Context: an optimization exercise on an open-source flow, tuned for small area, a short achievable clock period and few clock cycles per item. The choices shown serve that exercise and are no tape-out recipe. Only simulation tests tie the RTL to the original design; equivalence was not proved. Power figures rest on the tool's default switching activity, not on a simulated workload.

### Clock tree after CTS

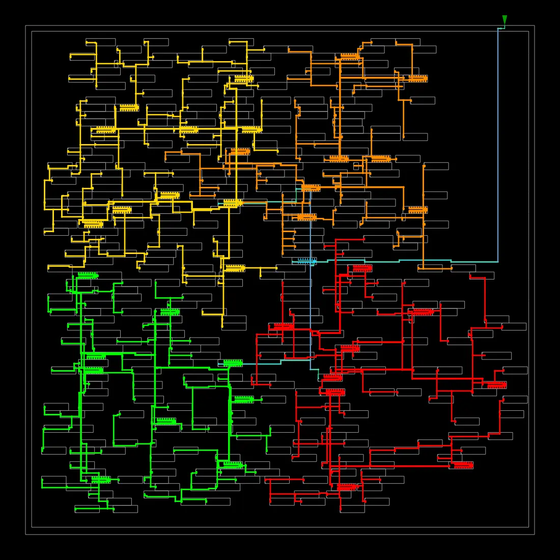
### Metal 3

The bar under the picture is 50 um long. Cells faint in the background.
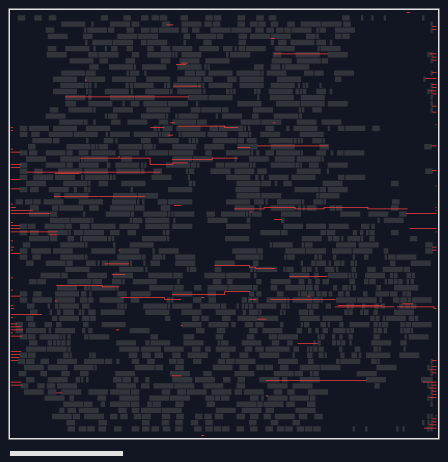
### Metal 1

The bar under the picture is 50 um long. Supply wires on this layer in gray.
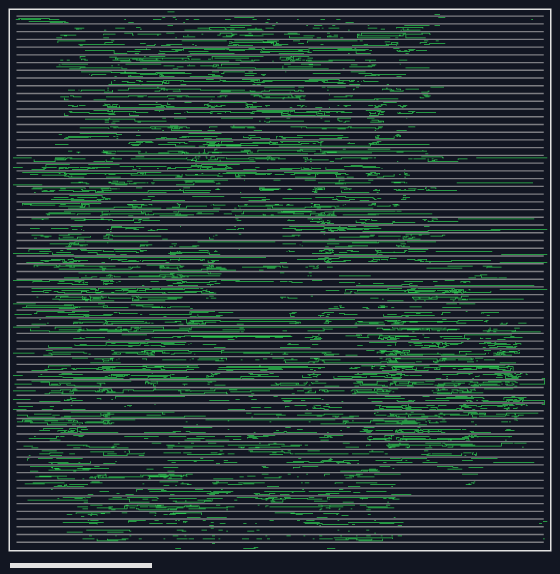
### Signal wires on met2

The bar under the picture is 50 um long.
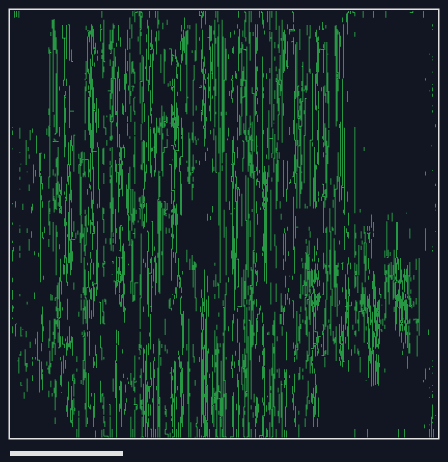
### M4 wires

Supply wires on this layer in gray. Cells faint in the background.
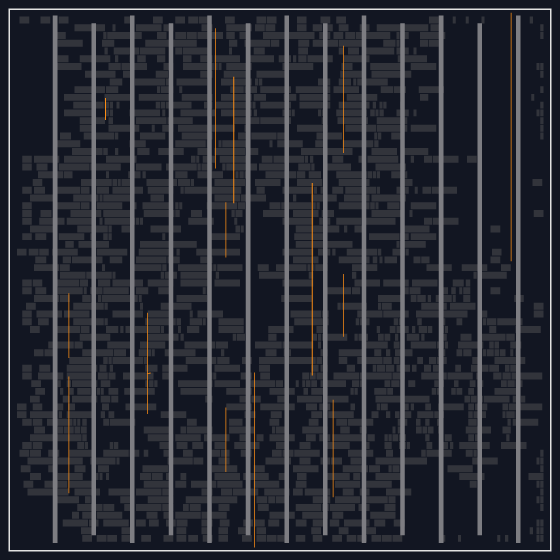
### config.mk
export PLATFORM = sky130hd
export DESIGN_NAME = Timer_regs
export DESIGN_NICKNAME = Timer_regs
export VERILOG_FILES = /design/flow/design.v
export SDC_FILE = /design/flow/constraint.sdc
export NUM_CORES = 4
export LEC_CHECK = 0
export CAP_MARGIN = 20
export CORE_MARGIN = 2
export CORE_UTILIZATION = 40
export SLEW_MARGIN = 20
### constraint.sdc
create_clock -name core_clock -period 4.0 [get_ports {axi_aclk}]
set_input_delay 0.8000 -clock core_clock [delete_from_list [all_inputs] [get_ports {axi_aclk}]]
set_output_delay 0.8000 -clock core_clock [all_outputs]
set_load 0.01 [all_outputs]
### design.v
package Timer_regs_pkg;
    localparam TIMER_REVISION = 0;
    localparam logic [31:0] TIMER_DEFAULT_BASEADDR = 32'hA0000000;
    localparam logic [31:0] CNT_OFFSET = 32'h00000000;  
    localparam CNT_ENA_BIT_OFFSET = 0;  
    localparam CNT_ENA_BIT_WIDTH = 1;  
    localparam logic [0:0] CNT_ENA_RESET = 1'b0;  
    localparam CNT_UDT_BIT_OFFSET = 1;  
    localparam CNT_UDT_BIT_WIDTH = 1;  
    localparam logic [1:1] CNT_UDT_RESET = 1'b0;  
    localparam CNT_IEN_BIT_OFFSET = 2;  
    localparam CNT_IEN_BIT_WIDTH = 1;  
    localparam logic [2:2] CNT_IEN_RESET = 1'b0;  
    localparam logic [31:0] TLR_OFFSET = 32'h00000004;  
    localparam TLR_TLR_BIT_OFFSET = 0;  
    localparam TLR_TLR_BIT_WIDTH = 32;  
    localparam logic [31:0] TLR_TLR_RESET = 32'b00000000000000000000000000000000;  
    localparam logic [31:0] TCR_OFFSET = 32'h00000008;  
    localparam TCR_TCR_BIT_OFFSET = 0;  
    localparam TCR_TCR_BIT_WIDTH = 32;  
    localparam logic [31:0] TCR_TCR_RESET = 32'b00000000000000000000000000000000;  
    localparam logic [31:0] TIR_OFFSET = 32'h0000000C;  
    localparam TIR_ZERO_BIT_OFFSET = 0;  
    localparam TIR_ZERO_BIT_WIDTH = 1;  
    localparam logic [0:0] TIR_ZERO_RESET = 1'b0;  
endpackage: Timer_regs_pkg
`default_nettype none
module Timer_regs #(
    parameter AXI_ADDR_WIDTH = 32,  
    parameter logic [31:0] BASEADDR = 32'hA0000000  
    ) (
    input  wire                      axi_aclk,
    input  wire                      axi_aresetn,
    input  wire [AXI_ADDR_WIDTH-1:0] s_axi_awaddr,
    input  wire [2:0]                s_axi_awprot,
    input  wire                      s_axi_awvalid,
    output wire                      s_axi_awready,
    input  wire [31:0]               s_axi_wdata,
    input  wire [3:0]                s_axi_wstrb,
    input  wire                      s_axi_wvalid,
    output wire                      s_axi_wready,
    input  wire [AXI_ADDR_WIDTH-1:0] s_axi_araddr,
    input  wire [2:0]                s_axi_arprot,
    input  wire                      s_axi_arvalid,
    output wire                      s_axi_arready,
    output wire [31:0]               s_axi_rdata,
    output wire [1:0]                s_axi_rresp,
    output wire                      s_axi_rvalid,
    input  wire                      s_axi_rready,
    output wire [1:0]                s_axi_bresp,
    output wire                      s_axi_bvalid,
    input  wire                      s_axi_bready,
    output wire cnt_strobe,  
    output wire [0:0] cnt_ena,  
    output wire [0:0] cnt_udt,  
    output wire [0:0] cnt_ien,  
    output wire tlr_strobe,  
    output wire [31:0] tlr_tlr,  
    output wire tcr_strobe,  
    input wire [31:0] tcr_tcr,  
    input wire tir_zero_set  
    );
    localparam logic [1:0]                      AXI_OKAY        = 2'b00;
    localparam logic [1:0]                      AXI_DECERR      = 2'b11;
    logic                                       s_axi_awready_r;
    logic                                       s_axi_wready_r;
    logic [$bits(s_axi_awaddr)-1:0]             s_axi_awaddr_reg_r;
    logic                                       s_axi_bvalid_r;
    logic [$bits(s_axi_bresp)-1:0]              s_axi_bresp_r;
    logic                                       s_axi_arready_r;
    logic [$bits(s_axi_araddr)-1:0]             s_axi_araddr_reg_r;
    logic                                       s_axi_rvalid_r;
    logic [$bits(s_axi_rresp)-1:0]              s_axi_rresp_r;
    logic [$bits(s_axi_wdata)-1:0]              s_axi_wdata_reg_r;
    logic [$bits(s_axi_wstrb)-1:0]              s_axi_wstrb_reg_r;
    logic [$bits(s_axi_rdata)-1:0]              s_axi_rdata_r;
    logic s_cnt_strobe_r;
    logic [0:0] s_reg_cnt_ena_r;
    logic [0:0] s_reg_cnt_udt_r;
    logic [0:0] s_reg_cnt_ien_r;
    logic s_tlr_strobe_r;
    logic [31:0] s_reg_tlr_tlr_r;
    logic s_tcr_strobe_r;
    logic [31:0] s_reg_tcr_tcr;
    logic [0:0] s_reg_tir_zero_r;
	logic [31:0] reg0;
	logic [31:0] reg1;
	logic [31:0] reg2;
	logic [31:0] reg3;
    assign s_reg_tcr_tcr = tcr_tcr;
    localparam MEM_WAIT_COUNT = 2;
    typedef enum {
        READ_IDLE,
        READ_REGISTER,
        WAIT_MEMORY_RDATA,
        READ_RESPONSE,
        READ_DONE
    } read_state_t;
    always_ff@(posedge axi_aclk or negedge axi_aresetn) begin: read_fsm
        read_state_t v_state_r;
        logic [31:0] v_rdata_r;
        logic [1:0] v_rresp_r;
        int v_mem_wait_count_r;
        logic v_addr_hit;
        logic [AXI_ADDR_WIDTH-1:0] v_mem_addr;
        if (~axi_aresetn) begin
            v_state_r          <= READ_IDLE;
            v_rdata_r          <= '0;
            v_rresp_r          <= '0;
            v_mem_wait_count_r <= 0;            
            s_axi_arready_r    <= '0;
            s_axi_rvalid_r     <= '0;
            s_axi_rresp_r      <= '0;
            s_axi_araddr_reg_r <= '0;
            s_axi_rdata_r      <= '0;
            s_tcr_strobe_r <= '0;
        end else begin
            s_axi_arready_r <= 1'b0;
            s_tcr_strobe_r <= '0;
            case (v_state_r)
                READ_IDLE: begin
                    v_mem_wait_count_r <= 0;
                    if (s_axi_arvalid) begin
                        s_axi_araddr_reg_r <= s_axi_araddr;      
                        s_axi_arready_r    <= 1'b1;              
                        v_state_r          <= READ_REGISTER;
                    end
                end
                READ_REGISTER: begin
                    v_addr_hit    = 1'b0;
                    s_axi_rdata_r <= '0;
                    if (s_axi_araddr_reg_r == BASEADDR + Timer_regs_pkg::CNT_OFFSET) begin
                        v_addr_hit = 1'b1;
						v_rdata_r  = reg0;
                        v_state_r <= READ_RESPONSE;
                    end
					if (s_axi_araddr_reg_r == BASEADDR + Timer_regs_pkg::TLR_OFFSET) begin
                        v_addr_hit = 1'b1;
						v_rdata_r  = reg1;
                        v_state_r <= READ_RESPONSE;
                    end
                    if (s_axi_araddr_reg_r == BASEADDR + Timer_regs_pkg::TCR_OFFSET) begin
                        v_addr_hit = 1'b1;
						v_rdata_r  = reg2;
                        v_state_r <= READ_RESPONSE;
                    end
                    if (s_axi_araddr_reg_r == BASEADDR + Timer_regs_pkg::TIR_OFFSET) begin
                        v_addr_hit = 1'b1;
						v_rdata_r  = reg3;
                        v_state_r <= READ_RESPONSE;
                    end
                    if (v_addr_hit) begin
                        v_rresp_r <= AXI_OKAY;
                    end else begin
                        v_rresp_r <= AXI_DECERR;
                        v_state_r <= READ_RESPONSE;
                    end
                end
                WAIT_MEMORY_RDATA: begin
                    if (v_mem_wait_count_r == MEM_WAIT_COUNT-1) begin
                        v_state_r <= READ_RESPONSE;
                    end else begin
                        v_mem_wait_count_r <= v_mem_wait_count_r + 1;
                    end
                end
                READ_RESPONSE: begin
                    s_axi_rvalid_r <= 1'b1;
                    s_axi_rresp_r  <= v_rresp_r;
                    s_axi_rdata_r  <= v_rdata_r;
                    v_state_r      <= READ_DONE;
                end
                READ_DONE: begin
                    if (s_axi_rready) begin
                        s_axi_rvalid_r <= 1'b0;
                        s_axi_rdata_r  <= '0;
                        v_state_r      <= READ_IDLE;
                    end
                end        
            endcase
        end
    end: read_fsm
    typedef enum {
        WRITE_IDLE,
        WRITE_ADDR_FIRST,
        WRITE_DATA_FIRST,
        WRITE_UPDATE_REGISTER,
        WRITE_DONE
    } write_state_t;
    always_ff@(posedge axi_aclk or negedge axi_aresetn) begin: write_fsm
        write_state_t v_state_r;
        logic v_addr_hit;
        logic [AXI_ADDR_WIDTH-1:0] v_mem_addr;
        if (~axi_aresetn) begin
            v_state_r                   <= WRITE_IDLE;
            s_axi_awready_r             <= 1'b0;
            s_axi_wready_r              <= 1'b0;
            s_axi_awaddr_reg_r          <= '0;
            s_axi_wdata_reg_r           <= '0;
            s_axi_wstrb_reg_r           <= '0;
            s_axi_bvalid_r              <= 1'b0;
            s_axi_bresp_r               <= '0;
            s_cnt_strobe_r <= '0;
            s_reg_cnt_ena_r <= 1'b0;
            s_reg_cnt_udt_r <= 1'b0;
            s_reg_cnt_ien_r <= 1'b0;
            s_tlr_strobe_r <= '0;
            s_reg_tlr_tlr_r <= 32'b00000000000000000000000000000000;
            s_reg_tir_zero_r <= 1'b0;
        end else begin
            s_axi_awready_r <= 1'b0;
            s_axi_wready_r  <= 1'b0;
            s_cnt_strobe_r <= '0;
            s_tlr_strobe_r <= '0;
            v_addr_hit = 1'b0;
            case (v_state_r)
                WRITE_IDLE: begin
                    if (s_axi_awvalid && s_axi_wvalid) begin
                        s_axi_awaddr_reg_r <= s_axi_awaddr;  
                        s_axi_awready_r    <= 1'b1;  
                        s_axi_wdata_reg_r  <= s_axi_wdata;  
                        s_axi_wstrb_reg_r  <= s_axi_wstrb;  
                        s_axi_wready_r     <= 1'b1;  
                        v_state_r          <= WRITE_UPDATE_REGISTER;
                    end else if (s_axi_awvalid) begin
                        s_axi_awaddr_reg_r <= s_axi_awaddr;  
                        s_axi_awready_r    <= 1'b1;  
                        v_state_r          <= WRITE_ADDR_FIRST;
                    end else if (s_axi_wvalid) begin
                        s_axi_wdata_reg_r <= s_axi_wdata;  
                        s_axi_wstrb_reg_r <= s_axi_wstrb;  
                        s_axi_wready_r    <= 1'b1;  
                        v_state_r         <= WRITE_DATA_FIRST;
                    end
                end
                WRITE_ADDR_FIRST: begin
                    if (s_axi_wvalid) begin
                        s_axi_wdata_reg_r <= s_axi_wdata;  
                        s_axi_wstrb_reg_r <= s_axi_wstrb;  
                        s_axi_wready_r    <= 1'b1;  
                        v_state_r         <= WRITE_UPDATE_REGISTER;
                    end
                end
                WRITE_DATA_FIRST: begin
                    if (s_axi_awvalid) begin
                        s_axi_awaddr_reg_r <= s_axi_awaddr;  
                        s_axi_awready_r    <= 1'b1;  
                        v_state_r          <= WRITE_UPDATE_REGISTER;
                    end
                end
                WRITE_UPDATE_REGISTER: begin
                    s_axi_bresp_r  <= AXI_OKAY;  
                    s_axi_bvalid_r <= 1'b1;
                    if (s_axi_awaddr_reg_r == BASEADDR + Timer_regs_pkg::CNT_OFFSET) begin
                        v_addr_hit = 1'b1;
						reg0 <= s_axi_wdata_reg_r;
                    end
                    if (s_axi_awaddr_reg_r == BASEADDR + Timer_regs_pkg::TLR_OFFSET) begin
                        v_addr_hit = 1'b1;
						reg1 <= s_axi_wdata_reg_r;
                    end
                    if (s_axi_awaddr_reg_r == BASEADDR + Timer_regs_pkg::TCR_OFFSET) begin
                        v_addr_hit = 1'b1;
						reg2 <= s_axi_wdata_reg_r;
                    end
                    if (s_axi_awaddr_reg_r == BASEADDR + Timer_regs_pkg::TIR_OFFSET) begin
                        v_addr_hit = 1'b1;
						reg3 <= s_axi_wdata_reg_r;
                    end
                    if (!v_addr_hit) begin
                        s_axi_bresp_r   <= AXI_DECERR;
                    end
                    v_state_r <= WRITE_DONE;
                end
                WRITE_DONE: begin
                    if (s_axi_bready) begin
                        s_axi_bvalid_r <= 1'b0;
                        v_state_r      <= WRITE_IDLE;
                    end
                end
            endcase
            if (tir_zero_set) begin  
                s_reg_tir_zero_r <= '1;
            end
        end
    end: write_fsm
    assign s_axi_awready = s_axi_awready_r;
    assign s_axi_wready  = s_axi_wready_r;
    assign s_axi_bvalid  = s_axi_bvalid_r;
    assign s_axi_bresp   = s_axi_bresp_r;
    assign s_axi_arready = s_axi_arready_r;
    assign s_axi_rvalid  = s_axi_rvalid_r;
    assign s_axi_rresp   = s_axi_rresp_r;
    assign s_axi_rdata   = s_axi_rdata_r;
    assign cnt_strobe = s_cnt_strobe_r;
    assign cnt_ena = s_reg_cnt_ena_r;
    assign cnt_udt = s_reg_cnt_udt_r;
    assign cnt_ien = s_reg_cnt_ien_r;
    assign tlr_strobe = s_tlr_strobe_r;
    assign tlr_tlr = s_reg_tlr_tlr_r;
    assign tcr_strobe = s_tcr_strobe_r;
endmodule
`resetall
### run.sh
#!/bin/bash
# synth_recipe.tcl (not shown) runs the flow's synth.tcl, then flattens the netlist and writes it again
# the make line also repeats each setting of config.mk as NAME=value (left out here)
make -C /OpenROAD-flow-scripts/flow DESIGN_CONFIG=/design/flow/config.mk WORK_HOME=/design/flow/orfs CLKGATE_MAP_FILE= SYNTH_SCRIPT=/design/flow/synth_recipe.tcl finish
==> impl_metrics.tcl <==
set metrics [dict create \
    synth_area_per_cell_um2 13.56 \
    switching_share_pct 25.42 \
    via_per_inst 5.122 \
    r2r-end "read_fsm.v_rdata_r[0]$_DFFE_PN0P_" \
    die_w_um 189.8 \
    portBuffers 143 \
    num_rows 68 \
    fp.dieArea_um2 36040 \
    antenna_cells 0 \
    fmax_mhz 401.4 \
    place_area_um2 15530 \
    postCtsSetupBuffers 0 \
    setup_viol 0 \
    ant_nets 0 \
    reg2reg_depth 6 \
    ys_ff_latch 334 \
    sequentialPowerShare_pct 46.1 \
    cts_hold_buf 0 \
    clock_latency_ns 0.52 \
    drt_first_pass_iters 4 \
    async_flop_share_pct 61.68 \
    busiest_layer "met2" \
    critical_path_arrival_ns 2.91 \
    avgRoutedWirePerCell_um 17.76 \
    tns_ns 0 \
    fin_crit_ns 2.491 \
    core_area_um2 34290 \
    drive_gt1_share_pct 20.34 \
    syn_area_um2 13810 \
    netlist.area_leader.share_pct 37.32 \
    r2r_start "s_axi_araddr_reg_r[21]$_DFFE_PN0P_" \
    r2r_slack_ns 1.51 \
    grtUsageTotal_pct 16.67 \
    relSlewSlack_pct 29.84 \
    grt_start_max_net_pins 69 \
    fin_skew_ns 0.01736 \
    route.detailed.drc 0 \
    cts_tree "built" \
    synth_top_cell_by_area "dfrtp_1" \
    layout_commonest_cell "dfrtp_1" \
    clockBufferDepth 3 \
    status "complete, no violations" \
]
Testbench counts, summed over its fixed seeds: cycles 5,120, items 2,560.
About 'Clock tree after CTS':
CTS sink count: 334
seq_cells: 334
H-tree depth: 2
root buf cell: clkbuf_16

About 'Metal 3':
nets with wire on the layer	99
main direction	horizontal
longest straight run	58.9 um
wire length on this layer	1020 um
detailed-route via count: 8426
Post-Route WL: 29.22 mm
met3 Use GR: 2.896%

About 'Metal 1':
wire length on this layer	13400 um
share of all routed wire	46%
nets with wire on the layer	1128
main direction	horizontal
met1 GRT Util: 22.05%

About 'Signal wires on met2':
longest straight run	68.7 um
wire length on this layer	14300 um
nets with wire on the layer	1092
share of all routed wire	49%
M2 GR Usage: 28.54%

About 'M4 wires':
longest straight run	87.0 um
share of all routed wire	1.9%
wire length on this layer	551 um

-- sequential cells by signal, indices dropped and copies added (netlist names), 3 cells and up --
signal and flops:
s_axi_rdata_r 32, read_fsm.v_rdata_r 32, reg0 32, reg3 32, read_fsm.v_state_r 3, read_fsm.v_mem_wait_count_r 32
s_axi_araddr_reg_r 32, reg2 32, s_axi_wdata_reg_r 32, reg1 32, s_axi_awaddr_reg_r 32, write_fsm.v_state_r 3
-- per-layer routing --
metal	share of wire, %	up-vias
li1	-	3956
met1	46	4279
met2	49	156
met3	3.5	35
met4	1.9	0
met5	0	-
-- metrics by stage --
step	utilization, %	hold slack [ns]	power [mW]	cells	worst slack [ns]
after floorplan	-	0.4490	4.674	1056	0.2761
after global placement	45.31	0.4629	5.044	1578	1.325
after detailed placement	45.31	0.4701	5.070	1578	1.319
after CTS	48.98	0.2285	8.560	1645	1.463
after global routing	48.98	0.2475	8.849	1645	1.272
final	48.98	0.2105	8.449	1645	1.509
-- cell families after synthesis --
| family | synth area share, % |
|---|---|
| adder cells (fa/ha/maj) | 0.1811 |
| flip-flops | 65.14 |
| AND/OR/NAND/NOR | 10.28 |
| other | 0.02715 |
| AO/OA/AOI/OAI | 11.02 |
| buffers and inverters | 4.683 |
| XOR/XNOR | 0.6340 |
| multiplexers | 8.034 |
-- Yosys cell counts, types with 3 or more instances --
library cell and instances:
a21oi_1 49, a22o_1 32, a22oi_2 30, and2_1 4
and3_1 5, buf_1 3, buf_12 3, buf_2 9
buf_4 44, buf_6 3, clkbuf_1 32, dfrtp_1 206
edfxtp_1 128, inv_1 10, mux2_1 9, mux2_2 86
mux2i_1 4, nand2_1 59, nand3_1 12, nand4_1 20
nor2_1 123, nor3_1 10, nor4_1 14, nor4b_1 3
o211ai_1 8, o21a_1 4, o21ai_0 9, o31ai_1 5
o31ai_2 30, or3_1 8, or4_1 16, xor2_1 8
-- how the worst max path moves through the flow --
| stage | end | start | cells after the start | slack [ns] |
|---|---|---|---|---|
| 4_1_cts | read_fsm.v_rdata_r[0]$_DFFE_PN0P_ | s_axi_araddr_reg_r[24]$_DFFE_PN0P_ | 6 | 1.46 |
| 3_3_place_gp | reg3[4]$_DFFE_PP_ | axi_aresetn | 4 | 1.33 |
| 6_report | read_fsm.v_rdata_r[0]$_DFFE_PN0P_ | s_axi_araddr_reg_r[21]$_DFFE_PN0P_ | 6 | 1.51 |
| 3_5_place_dp | s_axi_rdata_r[20]$_DFFE_PN0P_ | s_axi_rready | 5 | 1.32 |
| 5_1_grt | reg0[4]$_DFFE_PP_ | s_axi_awaddr_reg_r[8]$_DFFE_PN0P_ | 6 | 1.27 |
| 2_1_floorplan | reg0[0]$_DFFE_PP_ | s_axi_awaddr_reg_r[8]$_DFFE_PN0P_ | 5 | 0.28 |
-- final cells by class --
| class | count | area (um2) |
|---|---|---|
| clock buffers | 51 | 1092 |
| clock inverters | 16 | 167.7 |
| fillers | 3028 | 17490 |
| inverters | 10 | 37.54 |
| multi-input cells | 617 | 4349 |
| flip-flops and latches | 334 | 9000 |
| well taps | 455 | 569.3 |
| repair buffers | 162 | 1579 |
-- worst max-delay path, stage by stage, from the launching register on --
cell and delay (ns):
dfrtp_1 0.37, or4_4 0.55, nor4_2 0.32, and3_2 0.21, buf_4 0.52, a22oi_1 0.15, o31ai_1 0.26
-- power groups by stage --
stage / Combinational [mW] / Sequential, mW / Clock [mW]
2_1_floorplan: 0.796 / 3.88 / 0
3_3_place_gp: 1.09 / 3.95 / 0
3_5_place_dp: 1.11 / 3.96 / 0
4_1_cts: 1.12 / 3.90 / 3.55
5_1_grt: 1.23 / 3.92 / 3.70
6_report: 1.10 / 3.89 / 3.46

-- port drivers added, routing unchanged --
The results above use ideal ports. As a check the final layout listed here was re-extracted and re-timed, cells and wires unchanged.
Step 1 assumes that a clkbuf_16 drives the clock port and a buf_2 every other input.
Step 2 moves the port delays by t, midway between the first and last clock arrival at a register: inputs arrive t later, outputs are due t later. That takes back most of the time a late clock gives input paths.
a / b / c = no drivers / after step 1 / after step 2; a / b = the first two.
shift t [ns]: 0.557
slack for setup (ns): 1.509 / 1.509 / 1.325
worst hold slack (ns): 0.210 / 0.213 / 0.475
worst setup path at the end: input to register
After both steps this run still meets setup and hold. The setup slack of this run moves by 0.000 ns with the drivers and by -0.184 ns with both steps.
